Background: an optimization exercise with open tools, aiming at a short achievable clock period. Do not read the settings as production practice.
For this run, only the layout was checked, not whether the RTL still works.
No activity file was given, so power comes from the tool's default toggle rates.

[flow/design.v]
module immediate_generator (
    input wire [31:0] i_inst,
    input wire i_format_i,
    input wire i_format_s,
    input wire i_format_b,
    input wire i_format_u,
    input wire i_format_j,
    output wire [31:0] o_immediate
);
    assign o_immediate[0] = i_format_i ? i_inst[20] : i_format_s ? i_inst[7] : 1'b0;
    assign o_immediate[4:1] =   (i_format_s || i_format_b) ? i_inst[11:8] :
                                (i_format_i || i_format_j) ? i_inst[24:21] : 4'b0;
    assign o_immediate[10:5] = i_format_u ? 6'b0 : i_inst[30:25];
    assign o_immediate[11] =    (i_format_i || i_format_s) ? i_inst[31] :
                                i_format_b ? i_inst[7] :
                                i_format_j ? i_inst[20] : 1'b0;
    assign o_immediate[19:12] = (i_format_u || i_format_j) ? i_inst[19:12] : {8{i_inst[31]}};
    assign o_immediate[30:20] = i_format_u ? i_inst[30:20] : {11{i_inst[31]}};
    assign o_immediate[31] = i_inst[31];
endmodule
module inst_fetch #(
    parameter RESET_VECTOR = 32'h80000000
) (
    input wire i_clk,
    input wire i_rst_n,
    input wire i_stall,
    input wire i_jump,
    input wire [31:0] i_jdest,
    output wire [31:0] o_raddr,
    output wire o_re,
    input wire [31:0] i_rdata,
    output logic [31:0] o_pc,
    output logic [31:0] o_inst
);
    logic [31:0] pc, next_pc;
    always_comb begin
        priority casez ({i_stall, i_jump})
            2'b00: next_pc = pc + 4;
            2'b01: next_pc = i_jdest;
            2'b1?: next_pc = pc;
        endcase
    end
    always_ff @(posedge i_clk, negedge i_rst_n) begin
        if (!i_rst_n)
            pc <= RESET_VECTOR;
        else
            pc <= next_pc;
    end
    assign o_raddr = pc;
    assign o_re = !i_stall;
    assign o_inst = i_rdata;
    assign o_pc = pc;
endmodule
module register_file (
    input wire i_clk,
    input wire [4:0] i_write_index,
    input wire [31:0] i_write_data,
    input wire i_write_enable,
    input wire [4:0] i_read_index1,
    output wire [31:0] o_read_data1,
    input wire [4:0] i_read_index2,
    output wire [31:0] o_read_data2
);
    logic [31:0] q [30:0];  
    always @(posedge i_clk) begin
        if (i_write_enable && (i_write_index !== 5'b0)) begin
            q[i_write_index - 1] <= i_write_data;
        end
    end
    assign o_read_data1 = (i_read_index1 !== 5'd0) ? q[i_read_index1 - 1] : 32'b0;
    assign o_read_data2 = (i_read_index2 !== 5'b0) ? q[i_read_index2 - 1] : 32'b0;
endmodule
module shifter #(
    parameter shift_dir = 1'b0
) (
    input wire [31:0] i_data,
    input wire [5:0] i_amount,
    input wire i_sext,
    output wire [31:0] o_data
);
    wire [31:0] mux_inputs [5:0][1:0];
    wire [31:0] mux_outputs [6:0];
    assign mux_outputs[0] = (i_amount > 32) ? 0 : i_data;
    generate
    genvar i;
    for (i = 0; i <= 5; i = i + 1) begin
        localparam integer place = 5 - i;
        localparam integer shift_amount = 1 << place;
        assign mux_inputs[i][0] = mux_outputs[i];
        if (shift_dir == 1'b0) begin
            assign mux_inputs[i][1] = mux_outputs[i] << shift_amount;
        end
        else begin
            wire signed [31:0] signed_output = mux_outputs[i];
            wire [31:0] srl = mux_outputs[i] >> shift_amount;
            wire [31:0] sra = signed_output >>> shift_amount;
            assign mux_inputs[i][1] = i_sext ? sra : srl;
        end
        assign mux_outputs[i + 1] = i_amount[place] ? mux_inputs[i][1] : mux_inputs[i][0];
    end
    endgenerate
    assign o_data = mux_outputs[6];
endmodule
module alu (
    input wire [31:0] i_op_a, i_op_b,
    input wire i_sub,
    input wire [1:0] i_bool_op,
    input wire [3:0] i_op_sel,
    input wire i_shift_dir,
    input wire i_cmp_sig,
    output logic [31:0] o_result
);
    localparam ALU_OP_ADD = 0, ALU_OP_LT = 1, ALU_OP_BOOL = 2, ALU_OP_SHIFT = 3;
    wire [32:0] op_a = {i_cmp_sig & i_op_a[31], i_op_a[31:0]};
    wire [32:0] op_b = {i_cmp_sig & i_op_b[31], i_op_b[31:0]};
    wire [32:0] add_op_b = i_sub ? ((~op_b) + 32'b1) : op_b;
    wire [32:0] add_result = op_a + add_op_b;
    wire lt = add_result[32];
    wire [5:0] shift_amount = i_op_b[5:0];
    wire [31:0] left_shift_result, right_shift_result;
    wire [31:0] shift_result = i_shift_dir ? right_shift_result : left_shift_result;
    shifter #(.shift_dir(1'b0)) left_shifter (.i_data(i_op_a), .i_amount(shift_amount), .i_sext(1'b0), .o_data(left_shift_result));
    shifter #(.shift_dir(1'b1)) right_shifter (.i_data(i_op_a), .i_amount(shift_amount), .i_sext(i_sub), .o_data(right_shift_result));
    wire [31:0] bool_result = ((i_op_a ^ i_op_b) & {32{~i_bool_op[0]}}) | (i_op_a & i_op_b & {32{i_bool_op[1]}});
    always_comb begin
        case (i_op_sel)
            (1 << ALU_OP_ADD): o_result = add_result[31:0];
            (1 << ALU_OP_LT): o_result = {31'b0, lt};
            (1 << ALU_OP_BOOL): o_result = bool_result;
            (1 << ALU_OP_SHIFT): o_result = shift_result;
            default: o_result = 32'b0;
        endcase
    end
endmodule
module branch_comparator (
    input wire [31:0] i_op_a,
    input wire [31:0] i_op_b,
    input wire i_cmp_sig,
    output wire o_lt, o_eq, o_gt
);
    wire [32:0] op_a = {i_cmp_sig & i_op_a[31], i_op_a[31:0]};
    wire [32:0] op_b = {i_cmp_sig & i_op_b[31], i_op_b[31:0]};
    wire [32:0] add_op_b = (~op_b) + 32'b1;
    wire [32:0] add_result = op_a + add_op_b;
    assign o_lt = add_result[32];
    assign o_eq =~| add_result[32:0];
    assign o_gt = !o_lt && !o_eq;
endmodule
module decoder (
    input wire [31:0] i_inst,
    output wire [4:0] o_rs1,
    output wire [4:0] o_rs2,
    output wire [4:0] o_rd,
    output wire [31:0] o_imm,
    output wire o_pc_sel,
    output wire [3:0] o_alu_op_sel,
    output wire o_alu_sub,
    output wire [1:0] o_alu_bool_op,
    output wire o_alu_shift_dir,
    output wire o_alu_a_sel,
    output wire o_alu_b_sel,
    output wire o_cmp_sig,
    output wire [1:0] o_br_type,
    output wire o_cond_br,
    output wire o_jump,
    output wire o_mem_we,
    output wire [1:0] o_load_size,
    output wire o_load_sig,
    output wire [2:0] o_wb_sel,
    output wire o_wb_we
);
    wire [6:0] opcode = i_inst[6:0];
    wire opcode_arith = opcode === 7'b0110011;
    wire opcode_arimm = opcode === 7'b0010011;
    wire opcode_load = opcode === 7'b0000011;
    wire opcode_store = opcode === 7'b0100011;
    wire opcode_branch = opcode === 7'b1100011;
    wire opcode_jal = opcode === 7'b1101111;
    wire opcode_jalr = opcode === 7'b1100111;
    wire opcode_auipc = opcode === 7'b0010111;
    wire opcode_lui = opcode === 7'b0110111;
    wire opcode_env = opcode === 7'b1110011;
    wire format_i = opcode_arimm || opcode_load || opcode_jalr || opcode_env;
    wire format_s = opcode_store;
    wire format_b = opcode_branch;
    wire format_u = opcode_auipc || opcode_lui;
    wire format_j = opcode_jal;
    immediate_generator generator (
        .i_inst(i_inst),
        .i_format_i(format_i),
        .i_format_s(format_s),
        .i_format_b(format_b),
        .i_format_u(format_u),
        .i_format_j(format_j),
        .o_immediate(o_imm)
    );
    assign o_rs1 = i_inst[19:15];
    assign o_rs2 = i_inst[24:20];
    assign o_rd = i_inst[11:7];
    wire [2:0] f3 = i_inst[14:12];
    wire [6:0] f7 = i_inst[31:25];
    wire func_add = f3 === 3'b000;
    wire func_and = f3 === 3'b111;
    wire func_or = f3 === 3'b110;
    wire func_xor = f3 === 3'b100;
    wire func_sl = f3 === 3'b001;
    wire func_sr = f3 === 3'b101;
    wire func_slt = (f3 === 3'b010) || (f3 === 3'b011);
   assign o_alu_op_sel[0] = opcode_arith ? func_add : 1'b1;
   assign o_alu_op_sel[1] = opcode_arith && func_slt;
   assign o_alu_op_sel[2] = opcode_arith && (func_and || func_or || func_xor);
   assign o_alu_op_sel[3] = opcode_arith && (func_sl || func_sr);
   assign o_alu_sub = opcode_arith && f7[5];  
   assign o_alu_bool_op = f3[1:0];
   assign o_alu_shift_dir = func_sr;
   assign o_alu_a_sel = opcode_branch || opcode_jal || opcode_auipc;
   assign o_alu_b_sel = !opcode_arith;
   assign o_cmp_sig = opcode_branch ? f3[1] : f3[0];
   assign o_br_type = {f3[2], f3[0]};
   assign o_cond_br = opcode_branch;
   assign o_jump = opcode_jal || opcode_jalr;
   assign o_mem_we = opcode_store;
   assign o_load_size = f3[1:0];
   assign o_load_sig = !f3[2];
  assign o_wb_sel[0] = opcode_arith || opcode_arimm || opcode_auipc || opcode_lui;
  assign o_wb_sel[1] = opcode_load;
  assign o_wb_sel[2] = opcode_jal || opcode_jalr;
  assign o_wb_we = !(opcode_store || opcode_branch);
endmodule
module rw_mask (
    input wire [31:0] i_addr,
    input wire [1:0] i_size,
    output wire [31:0] o_addr,
    output wire [31:0] o_mask
);
    assign o_addr = i_addr & ~32'h3;
    wire [31:0] size_mask = (i_size === 2'h0) ? 32'h000000ff :
                            (i_size === 2'h1) ? 32'h0000ffff :
                            (i_size === 2'h2) ? 32'hffffffff : 32'h0;
    wire [4:0] byte_index = i_addr & 32'h3;
    assign o_mask = size_mask << (byte_index << 3);
endmodule
module cpu #(
    parameter RESET_VECTOR = 32'h80000000
) (
    input wire i_clk,
    input wire i_rst_n,
    output wire [31:0] o_inst_raddr,
    output wire o_inst_re,
    input wire [31:0] i_inst_rdata,
    output wire [31:0] o_mem_addr,
    output wire [31:0] o_mem_wdata,
    output wire [31:0] o_mem_wmask,
    output wire o_mem_we,
    input wire [31:0] o_mem_rdata
);
    wire pc_sel;
    wire [31:0] alu_result;
    wire [31:0] pc, inst;
    inst_fetch #(.RESET_VECTOR(RESET_VECTOR)) fetch (
        .i_clk(i_clk), .i_rst_n(i_rst_n),
        .i_stall(1'b0), .i_jump(pc_sel), .i_jdest(alu_result),
        .o_raddr(o_inst_raddr),
        .o_re(o_inst_re),
        .i_rdata(i_inst_rdata),
        .o_pc(pc),
        .o_inst(inst)
    );
    logic [31:0] id_inst;
    logic [31:0] id_pc;
    always_ff @(posedge i_clk) begin
        id_inst <= inst;
        id_pc <= pc;
    end
    wire [4:0] rs1, rs2, rd;
    wire [31:0] imm;
    wire [3:0] alu_op_sel;
    wire alu_sub;
    wire [1:0] alu_bool_op;
    wire alu_shift_dir, alu_a_sel, alu_b_sel;
    wire cmp_sig;
    wire [1:0] br_type;
    wire cond_br;
    wire jump;
    wire mem_we;
    wire [1:0] load_size;
    wire load_sig;
    wire [2:0] wb_sel;
    wire wb_we;
    decoder decoder (
        .i_inst(id_inst),
        .o_rs1(rs1), .o_rs2(rs2), .o_rd(rd),
        .o_imm(imm),
        .o_alu_op_sel(alu_op_sel),
        .o_alu_sub(alu_sub),
        .o_alu_bool_op(alu_bool_op),
        .o_alu_shift_dir(alu_shift_dir),
        .o_alu_a_sel(alu_a_sel), .o_alu_b_sel(alu_b_sel),
        .o_cmp_sig(cmp_sig),
        .o_br_type(br_type),
        .o_cond_br(cond_br),
        .o_jump(jump),
        .o_mem_we(mem_we),
        .o_load_size(load_size),
        .o_load_sig(load_sig),
        .o_wb_sel(wb_sel),
        .o_wb_we(wb_we)
    );
    wire br_taken;
    assign pc_sel = (cond_br && br_taken) || jump;
    wire [31:0] rs1_data, rs2_data;
    logic [31:0] wb_data;
    logic [4:0] wb_rd;
    logic wb_wb_we;
    register_file rf (
        .i_clk(i_clk),
        .i_write_index(wb_rd), .i_write_data(wb_data), .i_write_enable(wb_wb_we),
        .i_read_index1(rs1), .o_read_data1(rs1_data),
        .i_read_index2(rs2), .o_read_data2(rs2_data)
    );
    logic [4:0] ex_rd;
    logic [31:0] ex_rs1_data, ex_rs2_data, ex_imm;
    logic [31:0] ex_pc;
    logic [3:0] ex_alu_op_sel;
    logic ex_alu_sub;
    logic [1:0] ex_alu_bool_op;
    logic ex_alu_shift_dir, ex_alu_a_sel, ex_alu_b_sel, ex_cmp_sig;
    logic ex_mem_we;
    logic [1:0] ex_load_size;
    logic ex_load_sig;
    logic [2:0] ex_wb_sel;
    logic ex_wb_we;
    always_ff @(posedge i_clk) begin
        ex_rd <= rd;
        ex_rs1_data <= rs1_data;
        ex_rs2_data <= rs2_data;
        ex_imm <= imm;
        ex_pc <= id_pc;
        ex_alu_op_sel <= alu_op_sel;
        ex_alu_sub <= alu_sub;
        ex_alu_bool_op <= alu_bool_op;
        ex_alu_shift_dir <= alu_shift_dir;
        ex_alu_a_sel <= alu_a_sel;
        ex_alu_b_sel <= alu_b_sel;
        ex_cmp_sig <= cmp_sig;
        ex_mem_we <= mem_we;
        ex_load_size <= load_size;
        ex_load_sig <= load_sig;
        ex_wb_sel <= wb_sel;
        ex_wb_we <= wb_we;
    end
    wire [31:0] op_a = ex_alu_a_sel ? ex_pc : ex_rs1_data;
    wire [31:0] op_b = ex_alu_b_sel ? ex_imm : ex_rs2_data;
    alu alu (
        .i_op_a(op_a),
        .i_op_b(op_b),
        .i_sub(ex_alu_sub),
        .i_bool_op(ex_alu_bool_op),
        .i_op_sel(ex_alu_op_sel),
        .i_shift_dir(ex_alu_shift_dir),
        .i_cmp_sig(ex_cmp_sig),
        .o_result(alu_result)
    );
    wire cmp_lt, cmp_eq, cmp_gt;
    branch_comparator cmp (
        .i_op_a(rs1_data),
        .i_op_b(rs2_data),
        .i_cmp_sig(cmp_sig),
        .o_lt(cmp_lt),
        .o_eq(cmp_eq),
        .o_gt(cmp_gt)
    );
    assign br_taken =   (br_type === 2'b00) ? cmp_eq :
                        (br_type === 2'b01) ? !cmp_eq :
                        (br_type === 2'b10) ? cmp_lt :
                        cmp_gt;
    logic [31:0] mem_pc;
    logic [31:0] mem_alu_result;
    logic [31:0] mem_rs2_data;
    logic mem_mem_we;
    logic [1:0] mem_load_size;
    logic mem_load_sig;
    logic [2:0] mem_wb_sel;
    logic mem_wb_we;
    logic [4:0] mem_rd;
    always_ff @(posedge i_clk) begin
        mem_pc <= ex_pc;
        mem_alu_result <= alu_result;
        mem_rs2_data <= ex_rs2_data;
        mem_mem_we <= ex_mem_we;
        mem_load_size <= ex_load_size;
        mem_load_sig <= ex_load_sig;
        mem_wb_sel <= ex_wb_sel;
        mem_wb_we <= ex_wb_we;
        mem_rd <= ex_rd;
    end
    wire [31:0] mem_addr, mem_mask;
    wire [4:0] shift_amount = (mem_alu_result & 32'h3) << 3;
    rw_mask mask (.i_addr(mem_alu_result), .i_size(mem_load_size), .o_addr(mem_addr), .o_mask(mem_mask));
    assign o_mem_addr = mem_addr;
    assign o_mem_wdata = mem_rs2_data << shift_amount;
    assign o_mem_wmask = mem_mask;
    assign o_mem_we = mem_mem_we;
    wire signed [31:0] masked_read = o_mem_rdata & mem_mask;
    wire [31:0] aligned_read = mem_load_sig ? (masked_read >>> shift_amount) : (masked_read >> shift_amount);
    always_ff @(posedge i_clk) begin
        wb_data <=  (mem_wb_sel[0]) ? mem_alu_result : 
                    (mem_wb_sel[1]) ? aligned_read :
                    (mem_pc + 4);  
        wb_rd <= mem_rd;
        wb_wb_we <= mem_wb_we;
    end
endmodule
[flow/run.sh]
#!/bin/bash
# synth_recipe.tcl (not shown) runs the flow's synth.tcl, then flattens the netlist and writes it again
# the make line also repeats each setting of config.mk as NAME=value (left out here)
make -C /OpenROAD-flow-scripts/flow DESIGN_CONFIG=/design/flow/config.mk WORK_HOME=/design/flow/orfs CLKGATE_MAP_FILE= SYNTH_SCRIPT=/design/flow/synth_recipe.tcl finish
[flow/config.mk]
export PLATFORM = sky130hd
export DESIGN_NAME = cpu
export DESIGN_NICKNAME = cpu
export VERILOG_FILES = /design/flow/design.v
export SDC_FILE = /design/flow/constraint.sdc
export NUM_CORES = 4
export LEC_CHECK = 0
export CAP_MARGIN = 20
export CORE_MARGIN = 2
export CORE_UTILIZATION = 40
export SLEW_MARGIN = 20
[flow/constraint.sdc]
create_clock -name core_clock -period 7.5 [get_ports {i_clk}]
set_input_delay 1.5000 -clock core_clock [delete_from_list [all_inputs] [get_ports {i_clk}]]
set_output_delay 1.5000 -clock core_clock [all_outputs]
set_load 0.01 [all_outputs]
==> qor.txt <==
Status: timing/DRC/antenna clean
Tot GR Track Use: 27.5%
Count of input and output buffers: 192
Final HPWL DP: 157 mm
Starting Density: 40.3%
Netlist cell types: 89
First-pass GRT wire length: 343 mm
Setup Viol. Count Final: 0
Period Utilization, post-route: 94.7%
Reg2reg setup slack: 0.40 ns
Max incr delay on CP: 1.00 ns
Clock slew at reported path FFs: 0.07 ns
Worst min path class: reg2reg
Post-Synthesis Cell Area: 68200 um2
Fmax achieved: 141 MHz
RR Startpoint: id_inst[15]
Die ar.: 174000 um2
Ys async rst share: 2.31%
Synth area leader: edfxtp_1
Ys flop type: edfxtp_1
Antenna violations before repair: 14
RSZ-0062 raised after global routing: false
Warnings from Yosys: 6
Worst Tran Pin Value: 1.23 ns
Crit path to: fetch.pc[28]
# Post-CTS Setup Buffers: 0
Critical path buffers and inverters: 4
Worst setup EP type: flip-flop
Critical path fanouts, max: 32
Reg2reg path depth: 22
Htree depth: 4
GRT Residual Overflow: 0
CP Launch Point: id_inst[15]
Nets: 5511
Min cycle time layout: 7.10 ns
Max Slew Vio Count: 0
Routability cong.: 0.983
Count leader, synth: edfxtp_1
Worst VDD drop: 213 uV
Critical path arrival: 7.79 ns
List of most frequent post-synthesis cells: 992 x edfxtp_1, 632 x nand2_1, 448 x mux4_2
Number of cells on the critical path: 22
Die Wd: 417 um
Drt pass-1 iters: 6
CP cell instances: inv_1 -> ha_4 -> buf_12 -> nor2_1 -> a211oi_1 -> a211oi_1 -> o32ai_1 -> ha_1 -> a21oi_1 -> o21ai_2 -> buf_4 -> nand2_1 -> a31oi_1 -> o21ai_0 -> xnor2_1 -> or4_4 -> nor4_4 -> nor4bb_1 -> a31oi_2 -> nand2_2 -> buf_12 -> mux2_4
Clock root buffer: clkbuf_16
Filler instances: 14900
Worst Hold Path Cells: 0
Gate power share: 22.2%
Clock sinks: 1383
Clock power share: 31.8%
Initial detailed-routing violation count: 6282
FF-to-FF End: fetch.pc[28]
-- power groups by stage --
stage          Clock (mW)  Sequential [mW]  Combinational [mW]
2_1_floorplan           0             10.6                2.89
3_3_place_gp            0             11.1                5.25
3_5_place_dp            0             11.2                5.25
4_1_cts              7.73             11.0                5.28
5_1_grt              8.05             11.2                5.61
6_report             7.65             11.0                5.33
-- logic make-up after synthesis --
logic type	Yosys count	synth area share, %
AOI/OAI and AO/OA	1010	10.1
muxes	727	19.2
other	2	0.0110
adders and majority gates	103	1.90
DFF	1383	55.4
and+or+nand+nor	1333	8.70
xor gates and xnor gates	123	1.58
buffers and inverters	511	3.09
-- placed cells by master (no fill, tap or decap), types with 165 or more instances in the layout --
master and n:
a211oi_1 186, buf_4 165, clkdlybuf4s50_1 192, dfxtp_1 346, edfxtp_1 992, mux2i_1 206
mux4_2 448, nand2_1 631, nor2_1 250, o21ai_0 199
-- final cells by class --
class	count	share of cell area (%)
clock buffers	194	5.11
multi-input cells	3299	36.5
repair buffers	394	4.95
flip-flops and latches	1383	48.0
inverters	116	0.553
well taps	2218	3.52
clock inverters	77	1.38
diodes	9	0.0286
-- how the worst min path moves through the flow --
stage                     end      start
CTS                 ex_pc[17]  id_pc[17]
floorplan            ex_pc[0]   id_pc[0]
global route        ex_pc[31]  id_pc[31]
global placement    ex_pc[14]  id_pc[14]
detailed placement  ex_pc[26]  id_pc[26]
finish              ex_pc[17]  id_pc[17]
-- routing by layer --
metal  global-route usage (%)  vias up  share of wire, %
li1                         -    20400                 -
met1                     37.5    24700                41
met2                     42.6     2462                46
met3                     5.64      478               9.0
met4                     12.1        8               4.5
met5                        0        -             0.019
-- through the flow --
stage | cells | instance area (um2)
final | 7690 | 78700
after global routing | 7688 | 78700
after CTS | 7681 | 78700
after detailed placement | 7410 | 73600
after global placement | 7409 | 73600
after floorplan | 5193 | 68200
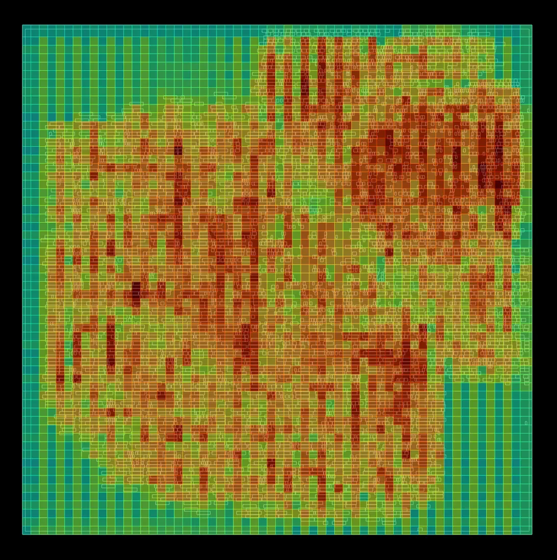
congestion.png
routed len/inst: 31.6 um
Most Used Layer, Global Route: met2
GRT met3 Usage: 5.64%

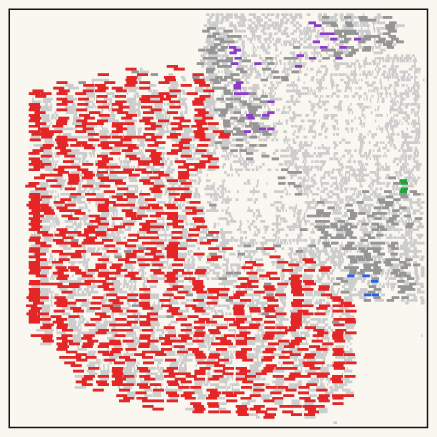
flops_by_reg.png
Drawn at 1 px/um. Other sequential cells in the stronger grey, the rest of the logic in the fainter grey.
red -> rf.q  # sequential cells 992
blue -> ex_rd  # sequential cells 5
purple -> mem_pc  # sequential cells 32
green -> ex_alu_op_sel  # sequential cells 4, where middle right
not coloured = 350
Seq. pwr: 11.0 mW
sequential cell area share: 48.0%
Seq. cell area: 37800 um2
final core utilization: 46.5%

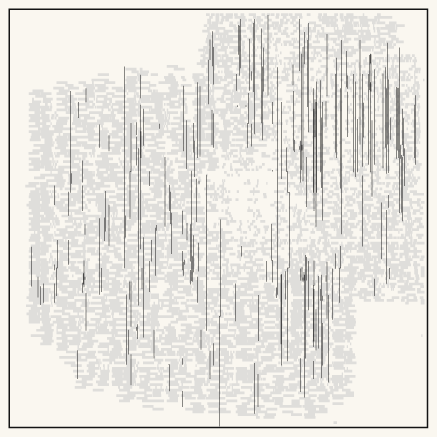
layer_met4.png
Drawn at 1 px/um. Cells faint in the background.
longest straight run = 227 um
share of all routed wire = 4.5%
wire length on this layer = 10900 um
nets with wire on the layer = 144
main direction = vertical
Vias: 48000
Post-Route WL: 243 mm

[re-timing with driven ports]
The flow's constraints put no driver on any port. The routed layout listed below was extracted and timed again, unchanged, in two steps. Step 1, drivers: a clkbuf_16 drives i_clk and a buf_2 each remaining input, both assumed. Step 2 also shifts input and output timing later by t, the mid clock arrival at the registers, as if the neighbouring blocks saw the same clock. a / b / c = ideal / step 1 / step 2; a / b = the first two.
shift t [ns]: 0.885
setup WS [ns]: 0.400 / 0.400 / 0.400
hold WS [ns]: 0.325 / 0.325 / 0.325
worst register clock-pin slew, ns: 0.07 / 0.07
pins driven straight from the clock port: 1
After both steps setup and hold are still met in this run. The setup slack of this run moves by 0.000 ns with the drivers and by 0.000 ns with both steps.
